This is an optimization exercise on Yosys and OpenROAD, whose aim is small area, not a production implementation. At most, simulation tests tie the RTL to the original design; equivalence was not proved. Not every run is shown, and edits may drop behaviour that the tests do not exercise. Function not checked in runs 2 and 3: the RTL went through the layout flow alone.

==> flow/design.v <==
module alu (
	input wire [2:0] ope,
	input wire [31:0] ds,
	input wire [31:0] dt,
	output wire [31:0] dd
	);
	wire [31:0] lui_d;
	wire [31:0] add_d;
	wire [31:0] sub_d;
	wire [31:0] sll_d;
	wire [31:0] srl_d;
	wire [31:0] sra_d;
	assign lui_d = {dt[15:0],ds[15:0]};
	assign add_d = $signed(ds) + $signed(dt);
	assign sub_d = $signed(ds) - $signed(dt);
	assign sll_d = ds << dt[4:0];
	assign srl_d = ds >> dt[4:0];
	assign sra_d = ds >>> dt[4:0];
	assign dd = ope == 3'b110 ? lui_d :
							ope == 3'b001 ? add_d :
							ope == 3'b010 ? sub_d :
							ope == 3'b011 ? sll_d :
							ope == 3'b100 ? srl_d :
							ope == 3'b101 ? sra_d : 32'b0;
endmodule
module branch_pred(
	input wire clk,
	input wire rstn,
	input wire is_branch,
	input wire is_b_op,
	output wire is_taken 
	);
	reg [1:0] bp2bit;
	assign is_taken = bp2bit[1];
	always @(posedge clk) begin
		if (~rstn) begin
			bp2bit <= 2'b01;
		end else if(is_b_op) begin
			if (is_branch) begin
				if (bp2bit != 2'b11) begin
					bp2bit <= bp2bit + 1;
				end
			end else begin
				if (bp2bit != 2'b00) begin
					bp2bit <= bp2bit - 1;
				end				
			end
		end
	end
endmodule
module gp_regfile(
	input clk,
	input [4:0] saddr, taddr, daddr,
	output [31:0] rs, rt,
	input [31:0] rd,
	input we
	);
	reg [31:0] rfile [31:0];
	assign rs = saddr == 0 ? 0 : rfile[saddr];
	assign rt = taddr == 0 ? 0 : rfile[taddr];
	always @(posedge clk) begin
		if (we && daddr != 0)
			rfile[daddr] <= rd;
	end
endmodule
module fp_regfile(
	input clk,
	input [4:0] saddr, taddr, daddr,
	output [31:0] fs, ft,
	input [31:0] fd,
	input we
	);
	reg [31:0] rfile [31:0];
	assign fs = rfile[saddr];
	assign ft = rfile[taddr];
	always @(posedge clk) begin
		if (we)
			rfile[daddr] <= fd;
	end
endmodule
module cpu2 (
	input wire clk,
	input wire rstn,
	output reg [7:0] err,
	output wire [31:0] iw_addra,
	output wire [31:0] iw_dina,
	output wire iw_ena,
	output wire [3:0] iw_wea,
	output wire [31:0] ir_addrb,
	input wire [31:0] ir_doutb,
	output wire ir_enb,
	(* mark_debug = "true" *) output wire [31:0] d_addr,
	(* mark_debug = "true" *) output wire [31:0] d_wdata,
	(* mark_debug = "true" *) input wire [31:0] d_rdata,
	output wire d_en,
	(* mark_debug = "true" *) output wire [3:0] d_we,
	output reg [3:0] f_ope_data,
	output reg [31:0] f_in1_data,
	output reg [31:0] f_in2_data,
	input wire f_in_rdy,
	output reg f_in_vld,
	input wire [31:0] f_out_data,
	output reg f_out_rdy,
	input wire f_out_vld,
	input wire [2:0] f_err,
	input wire [7:0] io_in_data,
	output reg io_in_rdy,
	input wire io_in_vld,
	output reg [7:0] io_out_data,
	input wire io_out_rdy,
	output reg io_out_vld,
	input wire [4:0] io_err
	);
	localparam st_begin = 3'b000;
	localparam st_normal = 3'b001;
	localparam st_stall = 3'b010;
	localparam err_lost  = 8'b10000000;
	localparam err_carry = 8'b01000000;
	localparam err_io    = 8'b00100000;
	localparam user_irgn = 64;
	(* mark_debug = "true" *) reg [31:0] pc;
	reg [1:0] cpu_mode;
	reg [2:0] fpu_state;
	reg [2:0] state;
	(* mark_debug = "true" *) wire jump_by_reg;
	(* mark_debug = "true" *) wire is_branch;
	(* mark_debug = "true" *) wire is_exec_wait;
	wire is_cmu;
	wire is_cms;
	(* mark_debug = "true" *) wire [31:0] id_instr;
	wire [15:0] id_imm;
	wire [25:0] id_jaddr;
	wire id_ds_is_f;
	wire id_dt_is_f;
	wire [31:0] id_pc_jaddr;
	wire [31:0] id_pc_imm;
	wire id_is_jump;
	reg id_is_en;
	reg [31:0] id_pc;
	(* mark_debug = "true" *) reg [31:0] de_instr;
	reg [31:0] de_pc;
	reg de_ds_is_f;
	reg de_dt_is_f;
	reg de_ds_is_en;
	reg de_dt_is_en;
	reg [15:0] de_imm;
	reg [31:0] de_ds;
	reg [31:0] de_dt;
	reg [31:0] de_pc_imm;
	reg de_is_jump;
	(* mark_debug = "true" *) reg [31:0] ew_instr;
	(* mark_debug = "true" *) reg [31:0] ew_dd;
	reg ew_dd_is_f;
	(* mark_debug = "true" *) reg ew_dd_is_en;
	reg [31:0] ew_wdata;
	(* mark_debug = "true" *) reg [31:0] ww_instr;
	(* mark_debug = "true" *) reg [31:0] ww_dd;
	reg ww_dd_is_f;
	(* mark_debug = "true" *) reg ww_dd_is_en;
	(* mark_debug = "true" *) wire [31:0] ww_dd_rdata;
	wire [31:0] r_ds;
	wire [31:0] r_dt;
	wire [31:0] gp_rs;
	wire [31:0] gp_rt;
	wire [31:0] gp_rd;
	(* mark_debug = "true" *) wire gp_we;
	wire [31:0] fp_rs;
	wire [31:0] fp_rt;
	wire [31:0] fp_rd;
	wire fp_we;
	(* mark_debug = "true" *) wire [31:0] ir_addr_tmp;
	wire b_ds_eq_dt;
	wire b_ds_lt_dt;
	wire bp_is_branch;
	wire bp_is_b_op;
	wire bp_is_taken;
	branch_pred bp(clk,rstn,bp_is_branch,bp_is_b_op,bp_is_taken);
	wire [31:0] exec_ds;
	wire [31:0] exec_dt;
	(* mark_debug = "true" *) wire [2:0] alu_ope;
	(* mark_debug = "true" *) wire [31:0] alu_ds;
	(* mark_debug = "true" *) wire [31:0] alu_dt;
	(* mark_debug = "true" *) wire [31:0] alu_dd;
	alu u_alu(alu_ope,alu_ds,alu_dt,alu_dd);
	wire test_sig;
	(* mark_debug = "true" *) reg [63:0] dbg_counter;
	gp_regfile gpr(clk,id_instr[20:16],id_instr[15:11],ww_instr[25:21],gp_rs ,gp_rt,gp_rd,gp_we);
	gp_regfile fpr(clk,id_instr[20:16],id_instr[15:11],ww_instr[25:21],fp_rs,fp_rt,fp_rd,fp_we);
	assign r_ds = id_ds_is_f ? fp_rs : gp_rs;
	assign r_dt = id_dt_is_f ? fp_rt : gp_rt;
	assign gp_rd = ww_dd_rdata;
	assign fp_rd = ww_dd_rdata;
	assign gp_we = state == st_normal && ww_dd_is_en && ~ww_dd_is_f;
	assign fp_we = state == st_normal && ww_dd_is_en && ww_dd_is_f;
	assign ww_dd_rdata = ww_instr[31:26] == 6'b001111 ? d_rdata : ww_dd;
	assign ir_enb = 1;
	assign ir_addr_tmp = is_exec_wait || state == st_stall ? id_pc :
											 jump_by_reg ? exec_ds :
											 is_branch && ~de_is_jump ? de_pc_imm :
											 ~is_branch && de_is_jump ? de_pc + 1 :
											 id_instr[31:26] == 6'b000110 || id_instr[31:26] == 6'b100010 ? id_pc_jaddr :	 
											 is_cmu ? user_irgn :
											 is_cms ? 0 :
											 id_is_jump ? id_pc_imm :	 
											 is_branch && de_is_jump ? id_pc + 1 : pc;
	assign ir_addrb = {ir_addr_tmp[29:0],2'b00};
	assign iw_ena = 1;
	assign iw_addra = exec_ds;
	assign iw_dina = exec_dt;
	assign iw_wea = state == st_normal && de_instr[31:26] == 6'b000000 && de_instr[10:0] == 3 ? 4'b1111 : 4'b0000;
	assign d_en = 1;
	assign d_addr = {ew_dd[29:0],2'b00};
	assign d_wdata = ew_wdata;
	assign d_we = state == st_normal && ew_instr[31:26] == 6'b000111 ? 4'b1111 : 4'b0000;
	assign id_instr = state == st_begin ? 0 : ir_doutb;
	assign id_imm = (id_instr[27:26] == 2'b00 || id_instr[31:26] == 6'b001111) ?
										 id_instr[15:0] : {id_instr[25:21],id_instr[10:0]};
	assign id_jaddr = id_instr[25:0];
	assign id_ds_is_f = id_instr[27:26] == 2'b01 && id_instr[1] == 1'b0;
	assign id_dt_is_f = id_instr[27:26] == 2'b01;
	assign id_pc_jaddr = $signed(id_pc) + $signed(id_jaddr);
	assign id_pc_imm = $signed(id_pc) + $signed(id_imm);
	assign id_is_jump = bp_is_taken && id_instr[28:26] == 3'b010 && id_instr[31] == 1'b0;
	assign is_cmu = id_instr[31:26] == 6'b0 && id_instr[10:0] == 1;
	assign is_cms = id_instr[31:26] == 6'b0 && id_instr[10:0] == 2;
	assign is_exec_wait = ew_dd_is_en &&
												((de_ds_is_en && de_instr[20:16] != 5'b0 && 
														de_instr[20:16] == ew_instr[25:21] && ~(de_ds_is_f ^ ew_dd_is_f)) ||
													(de_dt_is_en && de_instr[15:11] != 5'b0 &&
														de_instr[15:11] == ew_instr[25:21] && ~(de_dt_is_f ^ ew_dd_is_f)));
	assign is_branch =  (de_instr[31:26] == 6'b000010 && b_ds_eq_dt) ||
											(de_instr[31:26] == 6'b001010 && ~b_ds_eq_dt) ||
											(de_instr[31:26] == 6'b010010 && b_ds_lt_dt) ||
											(de_instr[31:26] == 6'b011010 && (b_ds_eq_dt || b_ds_lt_dt)) ||
											jump_by_reg;   
	assign jump_by_reg = de_instr[31:26] == 6'b001110 || de_instr[31:26] == 6'b101010;   
	assign b_ds_eq_dt = $signed(exec_ds) == $signed(exec_dt);
	assign b_ds_lt_dt = $signed(exec_ds) < $signed(exec_dt);
	assign bp_is_branch = is_branch;
	assign bp_is_b_op = de_instr[28:26] == 3'b010 && de_instr[31] == 1'b0;
	assign alu_ope = de_instr[27:26] == 2'b11 ? 3'b001 : de_instr[31:29];  
	assign alu_ds = exec_ds;
	assign alu_dt = de_instr[28:26] == 3'b100 ? exec_dt : {{16{de_imm[15]}},de_imm};
	assign exec_ds = (ww_dd_is_en && (de_instr[20:16] != 5'b0) && (ww_instr[25:21] == de_instr[20:16]) && ~(de_ds_is_f ^ ww_dd_is_f)) ? ww_dd_rdata : de_ds; 
	assign exec_dt = (ww_dd_is_en && (de_instr[15:11] != 5'b0) && (ww_instr[25:21] == de_instr[15:11]) && ~(de_dt_is_f ^ ww_dd_is_f)) ? ww_dd_rdata : de_dt;
	assign test_sig = ~(de_ds_is_f ^ ww_dd_is_f);
	always @(posedge clk) begin
		if(~rstn) begin
			pc <= 0;
			cpu_mode <= 0;
			fpu_state <= 0;
			state <= st_begin;
			err <= 0;
			f_ope_data <= 0;
			f_in1_data <= 0;
			f_in2_data <= 0;
			f_in_vld <= 0;
			f_out_rdy <= 0;
			io_in_rdy <= 0;
			io_out_data <= 0;
			io_out_vld <= 0;
			id_is_en <= 0;
			id_pc <= 0;
			de_instr <= 0;
			de_pc <= 0;
			de_ds_is_f <= 0;
			de_dt_is_f <= 0;
			de_ds_is_en <= 0;
			de_dt_is_en <= 0;
			de_imm <= 0;
			de_ds <= 0;
			de_dt <= 0;
			de_pc_imm <= 0;
			de_is_jump <= 0;
			ew_instr <= 0;
			ew_dd <= 0;
			ew_dd_is_f <= 0;
			ew_dd_is_en <= 0;
			ew_wdata <= 0;
			ww_instr <= 0;
			ww_dd <= 0;
			ww_dd_is_f <= 0;
			ww_dd_is_en <= 0;
			dbg_counter <= 0;
		end else if (state == st_begin) begin
			pc <= pc + 1;
			id_is_en <= 1;
			state <= st_normal;
		end else if (state == st_normal) begin
			if (~is_exec_wait) begin	
					id_is_en <= 1;
				if (jump_by_reg) begin
					pc <= exec_ds + 1;
				end else if (is_branch && ~de_is_jump) begin 
					pc <= de_pc_imm + 1;
				end else if (~is_branch && de_is_jump) begin
					pc <= de_pc + 2;
				end else if (id_instr[31:26] == 6'b000110 || id_instr[31:26] == 6'b100010)  begin  
					pc <= id_pc_jaddr + 1;
				end else if(is_cmu) begin
					pc <= user_irgn + 1;
				end else if (is_cms) begin
					pc <= 1;
				end else if (id_is_jump) begin
					pc <= id_pc_imm + 1;
				end else if (is_branch && de_is_jump) begin
					pc <= id_pc + 2;
				end else begin
					pc <= pc + 1;
				end
				id_pc <= ir_addr_tmp;
				if (id_is_en && ~((is_branch && ~de_is_jump) || (~is_branch && de_is_jump))) begin
					de_instr <= id_instr;
					de_pc <= id_pc;
					de_ds_is_f <= id_ds_is_f;
					de_dt_is_f <= id_dt_is_f;
					de_ds_is_en <= (id_instr[31:26] != 6'b0 && id_instr[27:26] == 2'b0) ||  
													(id_instr[28:26] == 3'b010 && id_instr[31] == 1'b0) ||  
													id_instr[31:26] == 6'b001110 ||  
													id_instr[31:26] == 6'b101010 ||  
													id_instr[28:26] == 3'b111 ||  
													id_instr[31:26] == 6'b000011 ||  
													id_instr[27:26] == 2'b01 ||  
													(id_instr[31:26] == 6'b0 && (id_instr[10:0] == 3 || id_instr[10:0] == 5));  
					de_dt_is_en <= id_instr[28:26] == 3'b100 ||  
													(id_instr[28:26] == 3'b010 && id_instr[31] == 1'b0) ||  
													id_instr[31:26] == 6'b000111 ||  
													(id_instr[27:26] == 2'b01 && id_instr[5] == 1'b0) ||  
													(id_instr[31:26] == 6'b0 && id_instr[10:0] == 3);  
					de_imm <= id_imm;
					de_pc_imm <= id_pc_imm;
					de_is_jump <= id_is_jump;
				end else begin
					de_instr <= 0;
					de_pc <= 0;
					de_ds_is_f <= 0;
					de_dt_is_f <= 0;
					de_ds_is_en <= 0;
					de_dt_is_en <= 0;
					de_imm <= 0;
					de_pc_imm <= 0;
					de_is_jump <= 0;
				end
				if(ww_dd_is_en && id_instr[20:16] != 5'b0 && id_instr[20:16] == ww_instr[25:21] && ~(id_ds_is_f ^ ww_dd_is_f)) begin
					de_ds <= ww_dd_rdata;
				end else begin	
					de_ds <= r_ds;
				end
				if(ww_dd_is_en && id_instr[15:11] != 5'b0 && id_instr[15:11] == ww_instr[25:21] && ~(id_dt_is_f ^ ww_dd_is_f)) begin
					de_dt <= ww_dd_rdata;
				end else begin
					de_dt <= r_dt;
				end
				if(de_instr[28:26] == 3'b110) begin
					ew_instr <= {de_instr[31:26],5'b11111,de_instr[20:0]};
				end else begin
					ew_instr <= de_instr;
				end
				case(de_instr[27:26])
					2'b00: 	begin
										if (de_instr[31:26] == 6'b0) begin
											ew_dd_is_en <= 0;
											ew_dd_is_f <= 0;
											if(de_instr[10:0] == 1) begin  
												cpu_mode <= 1;
											end else if(de_instr[10:0] == 2) begin  
												cpu_mode <= 0;
											end else if(de_instr[10:0] == 3) begin  
												ew_dd <= ew_dd;
											end else if(de_instr[10:0] == 4) begin  
												err <= 0;
											end else if(de_instr[10:0] == 5) begin  
												err <= exec_ds[7:0];
											end else begin
												ew_dd <= ew_dd;
											end
										end else begin
											ew_dd <= alu_dd;
											ew_dd_is_en <= 1;
											ew_dd_is_f <= 0;
										end	
									end
					2'b10: 	begin
										if (de_instr[28]) begin
											ew_dd <= de_pc + 1;
											ew_dd_is_en <= 1;
											ew_dd_is_f <= 0;
										end else begin
											ew_dd <= 0;
											ew_dd_is_en <= 0;
											ew_dd_is_f <= 0;
										end				
									end
					2'b11:	begin
										if(de_instr[31:28] == 4'b0011) begin  
											ew_dd <= alu_dd;
											ew_dd_is_en <= 1;
											ew_dd_is_f <= 0;
										end else if(de_instr[31:28] == 4'b0001) begin  
											ew_dd <= alu_dd;
											ew_dd_is_en <= 0;
											ew_dd_is_f <= 0;
											ew_wdata <= exec_dt;
										end else if(de_instr[31:28] == 4'b0000) begin  
											io_out_data <= exec_ds[7:0];
											io_out_vld <= 1;
											ew_dd_is_en <= 0;
											ew_dd_is_f <= 0;
											state <= st_stall;
										end else if (de_instr[31:28] == 4'b0010) begin  
											io_in_rdy <= 1;
											ew_dd_is_en <= 1;
											ew_dd_is_f <= 0;
											state <= st_stall;
										end else begin
											err <= err | err_lost;
										end
									end
					2'b01:		begin
										if(de_instr[5:2] <= 4'b1011) begin
											f_in_vld <= 1;
											f_ope_data <= de_instr[5:2];
											f_in1_data <= exec_ds;
											f_in2_data <= exec_dt;
											ew_dd_is_en <= 1;
											ew_dd_is_f <= de_instr[0] == 1'b0;
											fpu_state <= 1;
											state <= st_stall;
										end else if(de_instr[5:2] == 4'b1100) begin
											ew_dd <= exec_ds;
											ew_dd_is_en <= 1;
											ew_dd_is_f <= 1;
										end else if(de_instr[5:2] == 4'b1101) begin
											ew_dd <= exec_ds;
											ew_dd_is_en <= 1;
											ew_dd_is_f <= 0;
										end else begin
											err <= err | err_lost;
										end
									end
					default: err <= err | err_lost;
				endcase
			end else begin  
				de_ds <= exec_ds;
				de_dt <= exec_dt;
				ew_instr <= 0;
				ew_dd_is_en <= 0;
			end
			ww_instr <= ew_instr;
			ww_dd <= ew_dd;
			ww_dd_is_f <= ew_dd_is_f;
			ww_dd_is_en <= ew_dd_is_en;
			if(ww_instr != 0) begin
				dbg_counter <= dbg_counter + 1;
			end
		end else if (state == st_stall) begin  
			if (ew_instr[31:26] == 6'b000011) begin  
				if (io_out_rdy && io_out_vld) begin
					io_out_vld <= 0;
					state <= st_normal;
				end else begin
					ew_dd <= ew_dd;
				end
			end else if (ew_instr[31:26] == 6'b001011) begin  
				if (io_in_rdy && io_in_vld) begin
					io_in_rdy <= 0;
					ew_dd <= io_in_data;
					state <= st_normal;
				end else begin
					ew_dd <= ew_dd;
				end
			end else if (ew_instr[31:26] == 6'b000001 && ew_instr[5:2] <= 4'b1011) begin  
				if (fpu_state == 1 && f_in_rdy && f_in_vld) begin
					f_in_vld <= 0;
					f_out_rdy <= 1;
					fpu_state <= 2;
				end if (fpu_state == 2 && f_out_rdy && f_out_vld) begin
					f_out_rdy <= 0;
					ew_dd <= f_out_data;
					fpu_state <= 0;
					state <= st_normal;
				end else begin
					ew_dd <= ew_dd;
				end
			end
		end else begin
			err <= err | err_lost;
		end
	end
endmodule
==> flow/run.sh <==
#!/bin/bash
# synth_recipe.tcl (not shown) runs the flow's synth.tcl, then flattens the netlist and writes it again
# the make line also repeats each setting of config.mk as NAME=value (left out here)
make -C /OpenROAD-flow-scripts/flow DESIGN_CONFIG=/design/flow/config.mk WORK_HOME=/design/flow/orfs CLKGATE_MAP_FILE= SYNTH_SCRIPT=/design/flow/synth_recipe.tcl finish
==> flow/config.mk <==
export PLATFORM = sky130hd
export DESIGN_NAME = cpu2
export DESIGN_NICKNAME = cpu2
export VERILOG_FILES = /design/flow/design.v
export SDC_FILE = /design/flow/constraint.sdc
export NUM_CORES = 4
export LEC_CHECK = 0
export CAP_MARGIN = 20
export CORE_MARGIN = 2
export CORE_UTILIZATION = 40
export SLEW_MARGIN = 20
==> flow/constraint.sdc <==
create_clock -name core_clock -period 12.0 [get_ports {clk}]
set_input_delay 2.4000 -clock core_clock [delete_from_list [all_inputs] [get_ports {clk}]]
set_output_delay 2.4000 -clock core_clock [all_outputs]
set_load 0.01 [all_outputs]
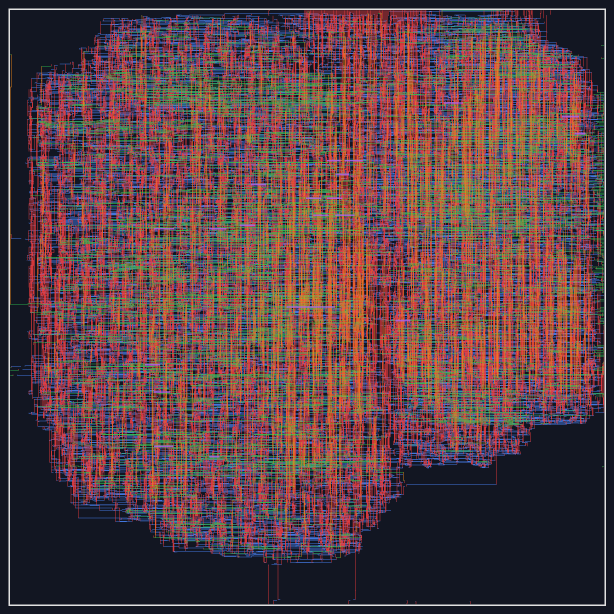
(run_1/wires.png)
Scale: 1 px per um.
metal 5 -> purple  # wire length 318 um
metal 4 -> orange  # wire length 46.6 mm
metal 3 -> green  # wire length 77.4 mm
metal 1 -> blue  # wire length 238 mm
metal 2 -> red  # wire length 270 mm

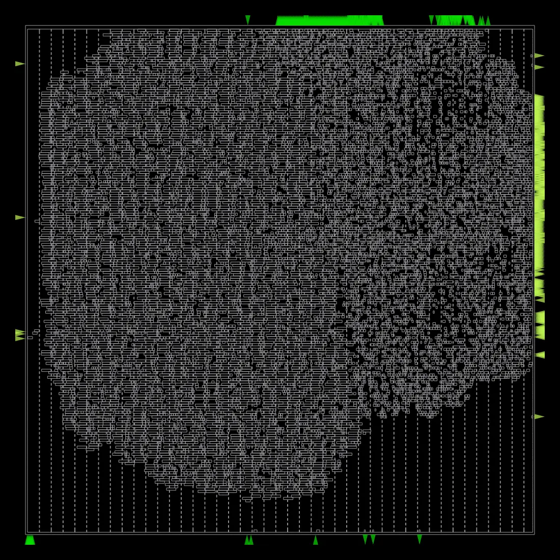
(run_1/placement.png)
fillers: 32050
sequential cell count: 2501
Seq/total area: 44.59%
Cell Count, Final, Fillers Out: 17650

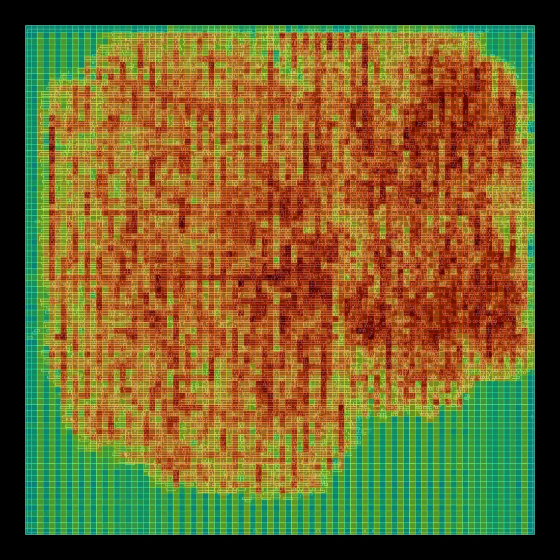
(run_1/congestion.png)
final core occ: 45.64%
Total GRT Usage: 34.18%
routed len/inst: 35.80 um
most used routing layer: met2

==> results.sh, run 1 <==
export IMPL_slowest_stage="clkdlybuf4s50_1"
export IMPL_initial_core_util_pct=40.22
export IMPL_root_buffer="clkbuf_16"
export IMPL_cp_required_ps=9600
export IMPL_place_ws_ps=644.9
export IMPL_drive_above_1_share_pct=9.357
export IMPL_fin_ws_ps=408.9
export IMPL_multi_input_area_share_pct=40.82
export IMPL_power_switching_uw=10650
export IMPL_vias_per_cell=6.807
export IMPL_ctsHoldBuffers=0
export IMPL_period_share_pct=96.59
export IMPL_power_frac_comb_pct=34.1
export IMPL_vias=120100
export IMPL_io_pins=377
export IMPL_met2_usage_pct=50.74
export IMPL_hold_depth=2
export IMPL_syn_cell_area_mm2=0.1395
export IMPL_netlist_top_cells_area="edfxtp_1 44%, mux2i_1 13%, dfxtp_1 6.5%, nor2_1 4.1%, clkbuf_1 2.7%"
export IMPL_synth_cell_types=94
export IMPL_ir_drop_v=0.0001200
export IMPL_dpl_cell_area_mm2=0.1491
export IMPL_overflow=0
export IMPL_power_top_group="registers"
export IMPL_grt_pass1_vias=110900
export IMPL_placed_cells=17120
export IMPL_reg_largest_list="fpr.rfile: 1024 flops, gpr.rfile: 1024 flops"
export IMPL_nMultiInputCombCells=9013
export IMPL_htree_num_levels=5
export IMPL_pg_comb_uw=9490
export IMPL_finClkSkew_ps=81.57
export IMPL_power_density_mw_per_mm2=175.9
export IMPL_rows=216
export IMPL_cp_endpoint="ir_addrb[24]"
export IMPL_multi_input_area_mm2=0.06459
export IMPL_rsz0062_at_grt="no"
export IMPL_crit_fanout=30
export IMPL_highest_layer="met5"
export IMPL_dp_hpwl_um=398700
export IMPL_seq_power_uw=9590
export IMPL_crit_buf_inv=4
export IMPL_synth_edff_count=2048
export IMPL_max_freq_ghz=0.08627
export IMPL_grt_max_degree=137
export IMPL_r2r_start="ww_instr[23]"
export IMPL_path_class="reg2out"
export IMPL_slew_violations=0
export IMPL_m1WireLength_um=237700
export IMPL_clkbuf_count=356
export IMPL_yosys_warnings=3
export IMPL_n_tap_cell=4578
export IMPL_cpPeakStageDelay_ps=680
export IMPL_firstDrtPassIters=8
export IMPL_status="timing/DRC/antenna clean"
## Run 2: files that changed since run 1, shown whole
==> flow/design.v <==
module alu (
	input wire [2:0] ope,      
	input wire use_add,        
	input wire zero_b,         
	input wire [31:0] cs,      
	input wire [31:0] ct,
	input wire [31:0] ds,
	input wire [31:0] dt,
	output wire [31:0] dd,
	output wire eq,
	output wire lt
	);
	wire do_sub = ~use_add & ope == 3'b010;
	wire [31:0] b = zero_b ? 32'b0 : dt;
	wire [31:0] sum = ds + (b ^ {32{do_sub}}) + {31'b0, do_sub};
	assign eq = cs == ct;
	assign lt = $signed(cs) < $signed(ct);
	wire left = ope == 3'b011;
	wire [31:0] ds_r;
	wire [31:0] sh_r;
	wire [31:0] sh;
	genvar i;
	generate
		for (i = 0; i < 32; i = i + 1) begin : g_rev
			assign ds_r[i] = ds[31 - i];
			assign sh[i] = left ? sh_r[31 - i] : sh_r[i];
		end
	endgenerate
	assign sh_r = (left ? ds_r : ds) >> dt[4:0];
	assign dd = use_add ? sum :
				ope == 3'b110 ? {dt[15:0], ds[15:0]} :
				(ope == 3'b001 || ope == 3'b010) ? sum :
				(ope == 3'b011 || ope == 3'b100 || ope == 3'b101) ? sh : 32'b0;
endmodule
module branch_pred(
	input wire clk,
	input wire rstn,
	input wire is_branch,
	input wire is_b_op,
	input wire [1:0] extra,
	output wire is_taken
	);
	reg [1:0] bp2bit;
	assign is_taken = bp2bit[1];
	wire [2:0] up = {1'b0, bp2bit} + {1'b0, extra} + 3'd1;
	wire [2:0] dn = {1'b0, bp2bit} - {1'b0, extra} - 3'd1;
	always @(posedge clk) begin
		if (~rstn) begin
			bp2bit <= 2'b01;
		end else if (is_b_op) begin
			if (is_branch)
				bp2bit <= up[2] ? 2'b11 : up[1:0];
			else
				bp2bit <= dn[2] ? 2'b00 : dn[1:0];
		end
	end
endmodule
module regfile(
	input wire clk,
	input wire we,
	input wire [5:0] waddr,
	input wire [31:0] wdata,
	input wire [5:0] raddr_a,
	input wire [5:0] raddr_b,
	output wire [31:0] rdata_a,
	output wire [31:0] rdata_b
	);
	wire [31:0] mem [0:63];
	genvar i;
	generate
		for (i = 0; i < 64; i = i + 1) begin : g_ent
			if (i == 0 || i == 32) begin : g_zero
				assign mem[i] = 32'b0;
			end else begin : g_reg
				reg [31:0] q;
				always @(posedge clk) begin
					if (we && waddr == i)
						q <= wdata;
				end
				assign mem[i] = q;
			end
		end
	endgenerate
	assign rdata_a = mem[raddr_a];
	assign rdata_b = mem[raddr_b];
endmodule
module cpu2 (
	input wire clk,
	input wire rstn,
	output reg [7:0] err,
	output wire [31:0] iw_addra,
	output wire [31:0] iw_dina,
	output wire iw_ena,
	output wire [3:0] iw_wea,
	output wire [31:0] ir_addrb,
	input wire [31:0] ir_doutb,
	output wire ir_enb,
	output wire [31:0] d_addr,
	output wire [31:0] d_wdata,
	input wire [31:0] d_rdata,
	output wire d_en,
	output wire [3:0] d_we,
	output reg [3:0] f_ope_data,
	output wire [31:0] f_in1_data,
	output wire [31:0] f_in2_data,
	input wire f_in_rdy,
	output reg f_in_vld,
	input wire [31:0] f_out_data,
	output reg f_out_rdy,
	input wire f_out_vld,
	input wire [2:0] f_err,
	input wire [7:0] io_in_data,
	output reg io_in_rdy,
	input wire io_in_vld,
	output wire [7:0] io_out_data,
	input wire io_out_rdy,
	output reg io_out_vld,
	input wire [4:0] io_err
	);
	reg st_normal;
	reg st_stall;
	reg [31:0] id_pc;
	reg [31:0] de_instr;
	reg [31:0] de_alt;       
	reg de_is_jump;
	reg [4:0] ew_rd;
	reg [4:0] ew_rs;
	reg [4:0] ew_rt;
	reg ew_sf;
	reg [1:0] stall_cnt;     
	reg ew_lw;
	reg ew_sw;
	reg ew_fop;
	reg [31:0] ew_dd;
	reg ew_en;
	reg ew_f;
	reg [31:0] ew_wdata;
	reg [4:0] ww_rd;
	reg ww_lw;
	reg [31:0] ww_dd;
	reg ww_en;
	reg ww_f;
	wire [31:0] ii = ir_doutb;
	wire id_isj = ii[31:26] == 6'b000110 || ii[31:26] == 6'b100010;
	wire id_bop = ii[28:26] == 3'b010 && ~ii[31];
	wire bp_taken;
	wire id_is_jump = bp_taken && id_bop;
	wire id_cmu = ii[31:26] == 6'b0 && ii[10:0] == 11'd1;
	wire id_cms = ii[31:26] == 6'b0 && ii[10:0] == 11'd2;
	wire [31:0] id_off = id_isj ? {{6{ii[25]}}, ii[25:0]} : {{16{ii[25]}}, ii[25:21], ii[10:0]};
	wire [31:0] id_tgt = id_pc + id_off;
	wire [31:0] id_pc1 = id_pc + 32'd1;
	wire [5:0] dop = de_instr[31:26];
	wire [4:0] d_rs = de_instr[20:16];
	wire [4:0] d_rt = de_instr[15:11];
	wire d_fcls = de_instr[27:26] == 2'b01;
	wire ds_is_f = d_fcls && ~de_instr[1];
	wire dt_is_f = d_fcls;
	wire d_op0 = dop == 6'b0;
	wire d_bop = de_instr[28:26] == 3'b010 && ~de_instr[31];
	wire d_jbr = dop == 6'b001110 || dop == 6'b101010;
	wire ds_en = (~d_op0 && de_instr[27:26] == 2'b00) || d_bop || d_jbr ||
				 de_instr[28:26] == 3'b111 || dop == 6'b000011 || d_fcls ||
				 (d_op0 && (de_instr[10:0] == 11'd3 || de_instr[10:0] == 11'd5));
	wire dt_en = de_instr[28:26] == 3'b100 || d_bop || dop == 6'b000111 ||
				 (d_fcls && ~de_instr[5]) || (d_op0 && de_instr[10:0] == 11'd3);
	wire [31:0] rf_s, rf_t;
	wire [31:0] ww_res = ww_lw ? d_rdata : ww_dd;
	wire gp_we = st_normal && ww_en && ww_rd != 5'b0;
	wire [5:0] ra_s = st_stall ? {ew_sf, ew_rs} : {ds_is_f, d_rs};
	wire [5:0] ra_t = st_stall ? {1'b1, ew_rt} : {dt_is_f, d_rt};
	regfile rf(clk, gp_we, {ww_f, ww_rd}, ww_res, ra_s, ra_t, rf_s, rf_t);
	assign f_in1_data = rf_s;
	assign f_in2_data = rf_t;
	assign io_out_data = rf_s[7:0];
	wire fw_s = ww_en && d_rs != 5'b0 && ww_rd == d_rs && ds_is_f == ww_f;
	wire fw_t = ww_en && d_rt != 5'b0 && ww_rd == d_rt && dt_is_f == ww_f;
	wire [31:0] exec_ds = fw_s ? ww_res : rf_s;
	wire [31:0] exec_dt = fw_t ? ww_res : rf_t;
	wire is_exec_wait = ew_en &&
		((ds_en && d_rs != 5'b0 && d_rs == ew_rd && ds_is_f == ew_f) ||
		 (dt_en && d_rt != 5'b0 && d_rt == ew_rd && dt_is_f == ew_f));
	wire [15:0] d_imm = (de_instr[27:26] == 2'b00 || dop == 6'b001111) ? de_instr[15:0] :
						{de_instr[25:21], de_instr[10:0]};
	wire d_lwsw = de_instr[27:26] == 2'b11;
	wire [31:0] alu_dt = (de_instr[28:26] == 3'b100) ? exec_dt : {{16{d_imm[15]}}, d_imm};
	wire [31:0] alu_dd;
	wire b_eq, b_lt;
	alu u_alu(dop[5:3], d_lwsw | d_fcls, d_fcls, exec_ds, exec_dt, exec_ds, alu_dt, alu_dd, b_eq, b_lt);
	wire br_cond = d_bop && (dop[4:3] == 2'b00 ? b_eq :
							 dop[4:3] == 2'b01 ? ~b_eq :
							 dop[4:3] == 2'b10 ? b_lt : (b_eq | b_lt));
	wire is_branch = br_cond | d_jbr;
	wire flush = is_branch ^ de_is_jump;
	branch_pred bp(clk, rstn, br_cond, d_bop && st_normal, stall_cnt, bp_taken);
	wire hold = ~st_normal | is_exec_wait;
	wire [31:0] seq_pc = (id_isj | id_is_jump) ? id_tgt :
						 id_cmu ? 32'd64 :
						 id_cms ? 32'd0 : id_pc1;
	wire [31:0] redir_pc = d_jbr ? exec_ds : de_alt;
	wire [31:0] ir_addr = hold ? id_pc : flush ? redir_pc : seq_pc;
	assign ir_addrb = {ir_addr[29:0], 2'b00};
	assign ir_enb = 1'b1;
	assign iw_ena = 1'b1;
	assign iw_addra = exec_ds;
	assign iw_dina = exec_dt;
	assign iw_wea = {4{st_normal && d_op0 && de_instr[10:0] == 11'd3}};
	assign d_en = 1'b1;
	assign d_addr = {ew_dd[29:0], 2'b00};
	assign d_wdata = ew_wdata;
	assign d_we = {4{st_normal && ew_sw}};
	wire advance = st_normal && ~is_exec_wait;
	wire x11_undef = d_lwsw && dop[5:4] != 2'b00;
	wire x01_undef = d_fcls && de_instr[5:4] == 2'b11 && de_instr[3];
	wire x_fop = d_fcls && (de_instr[5:4] != 2'b11);
	wire x_out = dop == 6'b000011;
	wire x_in = dop == 6'b001011;
	always @(posedge clk) begin
		if (~rstn)
			id_pc <= 32'b0;
		else
			id_pc <= ir_addr;
		ew_wdata <= exec_dt;
	end
	always @(posedge clk) begin
		if (~rstn) begin
			st_normal <= 1'b0;
			st_stall <= 1'b0;
			stall_cnt <= 2'b0;
			err <= 8'b0;
			f_in_vld <= 1'b0;
			f_out_rdy <= 1'b0;
			io_in_rdy <= 1'b0;
			io_out_vld <= 1'b0;
			de_instr <= 32'b0;
			de_is_jump <= 1'b0;
			ew_sw <= 1'b0;
			ew_en <= 1'b0;
			ww_en <= 1'b0;
		end else if (~st_normal && ~st_stall) begin
			st_normal <= 1'b1;
		end else if (st_normal) begin
			if (~is_exec_wait) begin
				de_instr <= flush ? 32'b0 : ii;
				de_is_jump <= ~flush && id_is_jump;
				de_alt <= (id_bop && ~bp_taken) ? id_tgt : id_pc1;
				ew_rd <= de_instr[28:26] == 3'b110 ? 5'b11111 : de_instr[25:21];
				ew_lw <= dop == 6'b001111;
				ew_sw <= dop == 6'b000111;
				ew_fop <= dop == 6'b000001;
				if (~(x11_undef | x01_undef)) begin
					ew_en <= de_instr[27:26] == 2'b00 ? ~d_op0 :
							 de_instr[27:26] == 2'b10 ? de_instr[28] :
							 de_instr[27:26] == 2'b11 ? dop[3] : 1'b1;
					ew_f <= d_fcls && (x_fop ? ~de_instr[0] : ~de_instr[2]);
					if (~(x_out | x_in | x_fop))
						ew_dd <= de_instr[27:26] == 2'b10 ? de_alt : alu_dd;
				end else begin
					err[7] <= 1'b1;
				end
				if (d_op0 && de_instr[10:0] == 11'd4)
					err <= 8'b0;
				if (d_op0 && de_instr[10:0] == 11'd5)
					err <= exec_ds[7:0];
				if (x_out) begin
					io_out_vld <= 1'b1;
					st_normal <= 1'b0;
					st_stall <= 1'b1;
				end
				if (x_in) begin
					io_in_rdy <= 1'b1;
					st_normal <= 1'b0;
					st_stall <= 1'b1;
				end
				if (x_fop) begin
					f_in_vld <= 1'b1;
					f_ope_data <= de_instr[5:2];
					st_normal <= 1'b0;
					st_stall <= 1'b1;
				end
			end else begin
				ew_sw <= 1'b0;
				ew_en <= 1'b0;
			end
			stall_cnt <= 2'b0;
			ew_rs <= d_rs;
			ew_rt <= d_rt;
			ew_sf <= ds_is_f;
			ww_rd <= ew_rd;
			ww_lw <= ew_lw;
			ww_dd <= ew_dd;
			ww_en <= ew_en;
			ww_f <= ew_f;
		end else begin  
			stall_cnt <= {stall_cnt != 2'b0, stall_cnt == 2'b0};
			if (io_out_vld && io_out_rdy) begin
				io_out_vld <= 1'b0;
				st_normal <= 1'b1;
				st_stall <= 1'b0;
			end
			if (io_in_rdy && io_in_vld) begin
				io_in_rdy <= 1'b0;
				ew_dd <= {24'b0, io_in_data};
				st_normal <= 1'b1;
				st_stall <= 1'b0;
			end
			if (ew_fop && f_in_vld && f_in_rdy) begin
				f_in_vld <= 1'b0;
				f_out_rdy <= 1'b1;
			end
			if (ew_fop && f_out_rdy && f_out_vld) begin
				f_out_rdy <= 1'b0;
				ew_dd <= f_out_data;
				st_normal <= 1'b1;
				st_stall <= 1'b0;
			end
		end
	end
endmodule
==> flow/config.mk <==
export PLATFORM = sky130hd
export DESIGN_NAME = cpu2
export DESIGN_NICKNAME = cpu2
export VERILOG_FILES = /design/flow/design.v
export SDC_FILE = /design/flow/constraint.sdc
export NUM_CORES = 4
export LEC_CHECK = 0
export CAP_MARGIN = 20
export CORE_MARGIN = 2
export CORE_UTILIZATION = 60
export GPL_TIMING_DRIVEN = 0
export SLEW_MARGIN = 20
==> run 2 against run 1 <==
Against the previous run:
- the run now fails in 5_1_grt
- synthesized cell count shrank 31%
- synthesized area shrank 22%
==> results.sh, run 2 <==
export IMPL_overflow=12810
export IMPL_initial_core_util_pct=60.32
export IMPL_syn_area_per_cell_um2=12.37
export IMPL_root_buffer="clkbuf_16"
export IMPL_grt_usage_pct=103.3
export IMPL_synth_seq_cells=2228
export IMPL_synthMuxAreaShare_pct=2.472
export IMPL_numCtsBuffers=223
export IMPL_rows=156
export IMPL_synth_top_family_by_area="compound AO/OA/AOI/OAI gates"
export IMPL_cts_resized_gates=593
export IMPL_synth_cell_types=121
export IMPL_dpl_cell_area_mm2=0.1263
export IMPL_grt_pass1_vias=129900
export IMPL_synth_edff_count=2110
export IMPL_io_pins=377
export IMPL_async_reset_ff_share_pct=0
export IMPL_netlist_top_cells_area="edfxtp_1 58%, a22oi_1 4.4%, a222oi_1 2.4%, a221oi_1 2.4%, dfxtp_1 2.2%"
export IMPL_gp_congestion=1.426
export IMPL_clock_sinks=2228
export IMPL_lastStage="5_1_grt"
export IMPL_syn_cell_area_mm2=0.1089
export IMPL_synth_commonest_cells="2110 x edfxtp_1, 637 x a22oi_1, 527 x nand2_1, 432 x a21oi_1, 416 x nor2_1"
export IMPL_dp_hpwl_um=624800
export IMPL_ctsHoldBuffers=0
export IMPL_status="aborted with a tool error"
export IMPL_grt_max_degree=68
export IMPL_synth_main_ff_cell="edfxtp_1"
export IMPL_met1_usage_pct=101.0
export IMPL_grt_use_met3_pct=97.32
export IMPL_cts_buffer_depth=3
export IMPL_postCtsSetupRepairBufs=76
export IMPL_grt_busiest_layer="met2"
export IMPL_synth_compound_area_share_pct=21.48
export IMPL_yosys_warnings=3
export IMPL_die_w_um=430.0
export IMPL_synth_simple_gate_area_share_pct=9.721
export IMPL_place_ws_ps=-2574
export IMPL_synthDominantCellAreaShare_pct=58.18
export IMPL_die_y_um=430.0
export IMPL_placed_cells=12020
export IMPL_met2_usage_pct=112.1
export IMPL_htree_num_levels=4
export IMPL_synthCells=8804
export IMPL_yosys_area_top_type="edfxtp_1"
export IMPL_toolErrorMsg="[ERROR GRT-0116] Global routing finished with congestion. Check the congestion regions in the DRC Viewer."
export IMPL_synth_fa_ha_area_share_pct=1.176
## Run 3: what changed since run 2
==> flow/config.mk (replaced) <==
export PLATFORM = sky130hd
export DESIGN_NAME = cpu2
export DESIGN_NICKNAME = cpu2
export VERILOG_FILES = /design/flow/design.v
export SDC_FILE = /design/flow/constraint.sdc
export NUM_CORES = 4
export LEC_CHECK = 0
export CAP_MARGIN = 5
export CORE_MARGIN = 2
export CORE_UTILIZATION = 40
export CTS_BUF_LIST = sky130_fd_sc_hd__clkbuf_8
export GPL_TIMING_DRIVEN = 0
export SLEW_MARGIN = 5
==> run 3 against run 2 <==
Against the previous run:
- the run again fails in 5_1_grt
- synthesized area did not move
- synthesized cell count did not move
==> results.sh, run 3 <==
export IMPL_status="aborted with a tool error"
export IMPL_lastStage="5_1_grt"
export IMPL_toolErrorMsg="[ERROR GRT-0116] Global routing finished with congestion. Check the congestion regions in the DRC Viewer."
export IMPL_synth_xor_area_share_pct=1.142
export IMPL_yosys_area_top_type="edfxtp_1"
export IMPL_synthMuxAreaShare_pct=2.472
export IMPL_root_buffer="clkbuf_8"
export IMPL_dpl_cell_area_mm2=0.1286
export IMPL_postCtsSetupRepairBufs=153
export IMPL_overflow=487
export IMPL_synth_cell_types=121
export IMPL_yosys_warnings=3
export IMPL_synth_compound_area_share_pct=21.48
export IMPL_htree_num_levels=5
export IMPL_synth_fa_ha_area_share_pct=1.176
export IMPL_synth_commonest_cells="2110 x edfxtp_1, 637 x a22oi_1, 527 x nand2_1, 432 x a21oi_1, 416 x nor2_1"
export IMPL_clock_sinks=2228
export IMPL_synthDominantCellAreaShare_pct=58.18
export IMPL_netlist_top_cells_area="edfxtp_1 58%, a22oi_1 4.4%, a222oi_1 2.4%, a221oi_1 2.4%, dfxtp_1 2.2%"
export IMPL_grt_max_degree=68
export IMPL_die_y_um=525.8
export IMPL_rows=191
export IMPL_synth_seq_cells=2228
export IMPL_die_w_um=525.8
export IMPL_grt_use_met3_pct=77.30
export IMPL_dp_hpwl_um=771800
export IMPL_grt_usage_pct=81.95
export IMPL_met1_usage_pct=85.85
export IMPL_ctsHoldBuffers=0
export IMPL_synth_most_common_cell="edfxtp_1"
export IMPL_async_reset_ff_share_pct=0
export IMPL_placed_cells=13260
export IMPL_cts_buffer_depth=4
export IMPL_grt_busiest_layer="met2"
export IMPL_yosysSeqAreaShare_pct=60.35
export IMPL_grt_pass1_vias=127400
export IMPL_synth_top_family_by_area="compound AO/OA/AOI/OAI gates"
export IMPL_synth_main_ff_cell="edfxtp_1"
export IMPL_numCtsBuffers=390
export IMPL_synth_edff_count=2110
export IMPL_synthCells=8804
export IMPL_syn_cell_area_mm2=0.1089
export IMPL_syn_area_per_cell_um2=12.37
export IMPL_cts_resized_gates=1010
export IMPL_gp_congestion=1.263
export IMPL_place_ws_ps=-4319
export IMPL_io_pins=377
export IMPL_initial_core_util_pct=40.22
export IMPL_met2_usage_pct=88.16
export IMPL_synth_simple_gate_area_share_pct=9.721

==> afterwards: timing with drivers on the ports <==
The results above use ideal ports. As a check the final layout listed here was re-extracted and re-timed, cells and wires unchanged.
Step 1 assumes that a clkbuf_16 drives the clock port and a buf_2 every other input.
Step 2 also shifts input and output timing later by t, the mid clock arrival at the registers, as if the neighbouring blocks saw the same clock.
Three values: no drivers, after step 1, after step 2; two values: the first two.
run: run 1
t, ns: 1.022
setup WS [ns]: 0.409 / 0.303 / 0.388
slew at the worst register clock pin (ns): 0.07 / 0.07
pins driven straight from the clock port: 1
After both steps run 1 still meets setup and hold. The setup slack of run 1 moves by -0.106 ns with the drivers and by -0.021 ns with both steps.
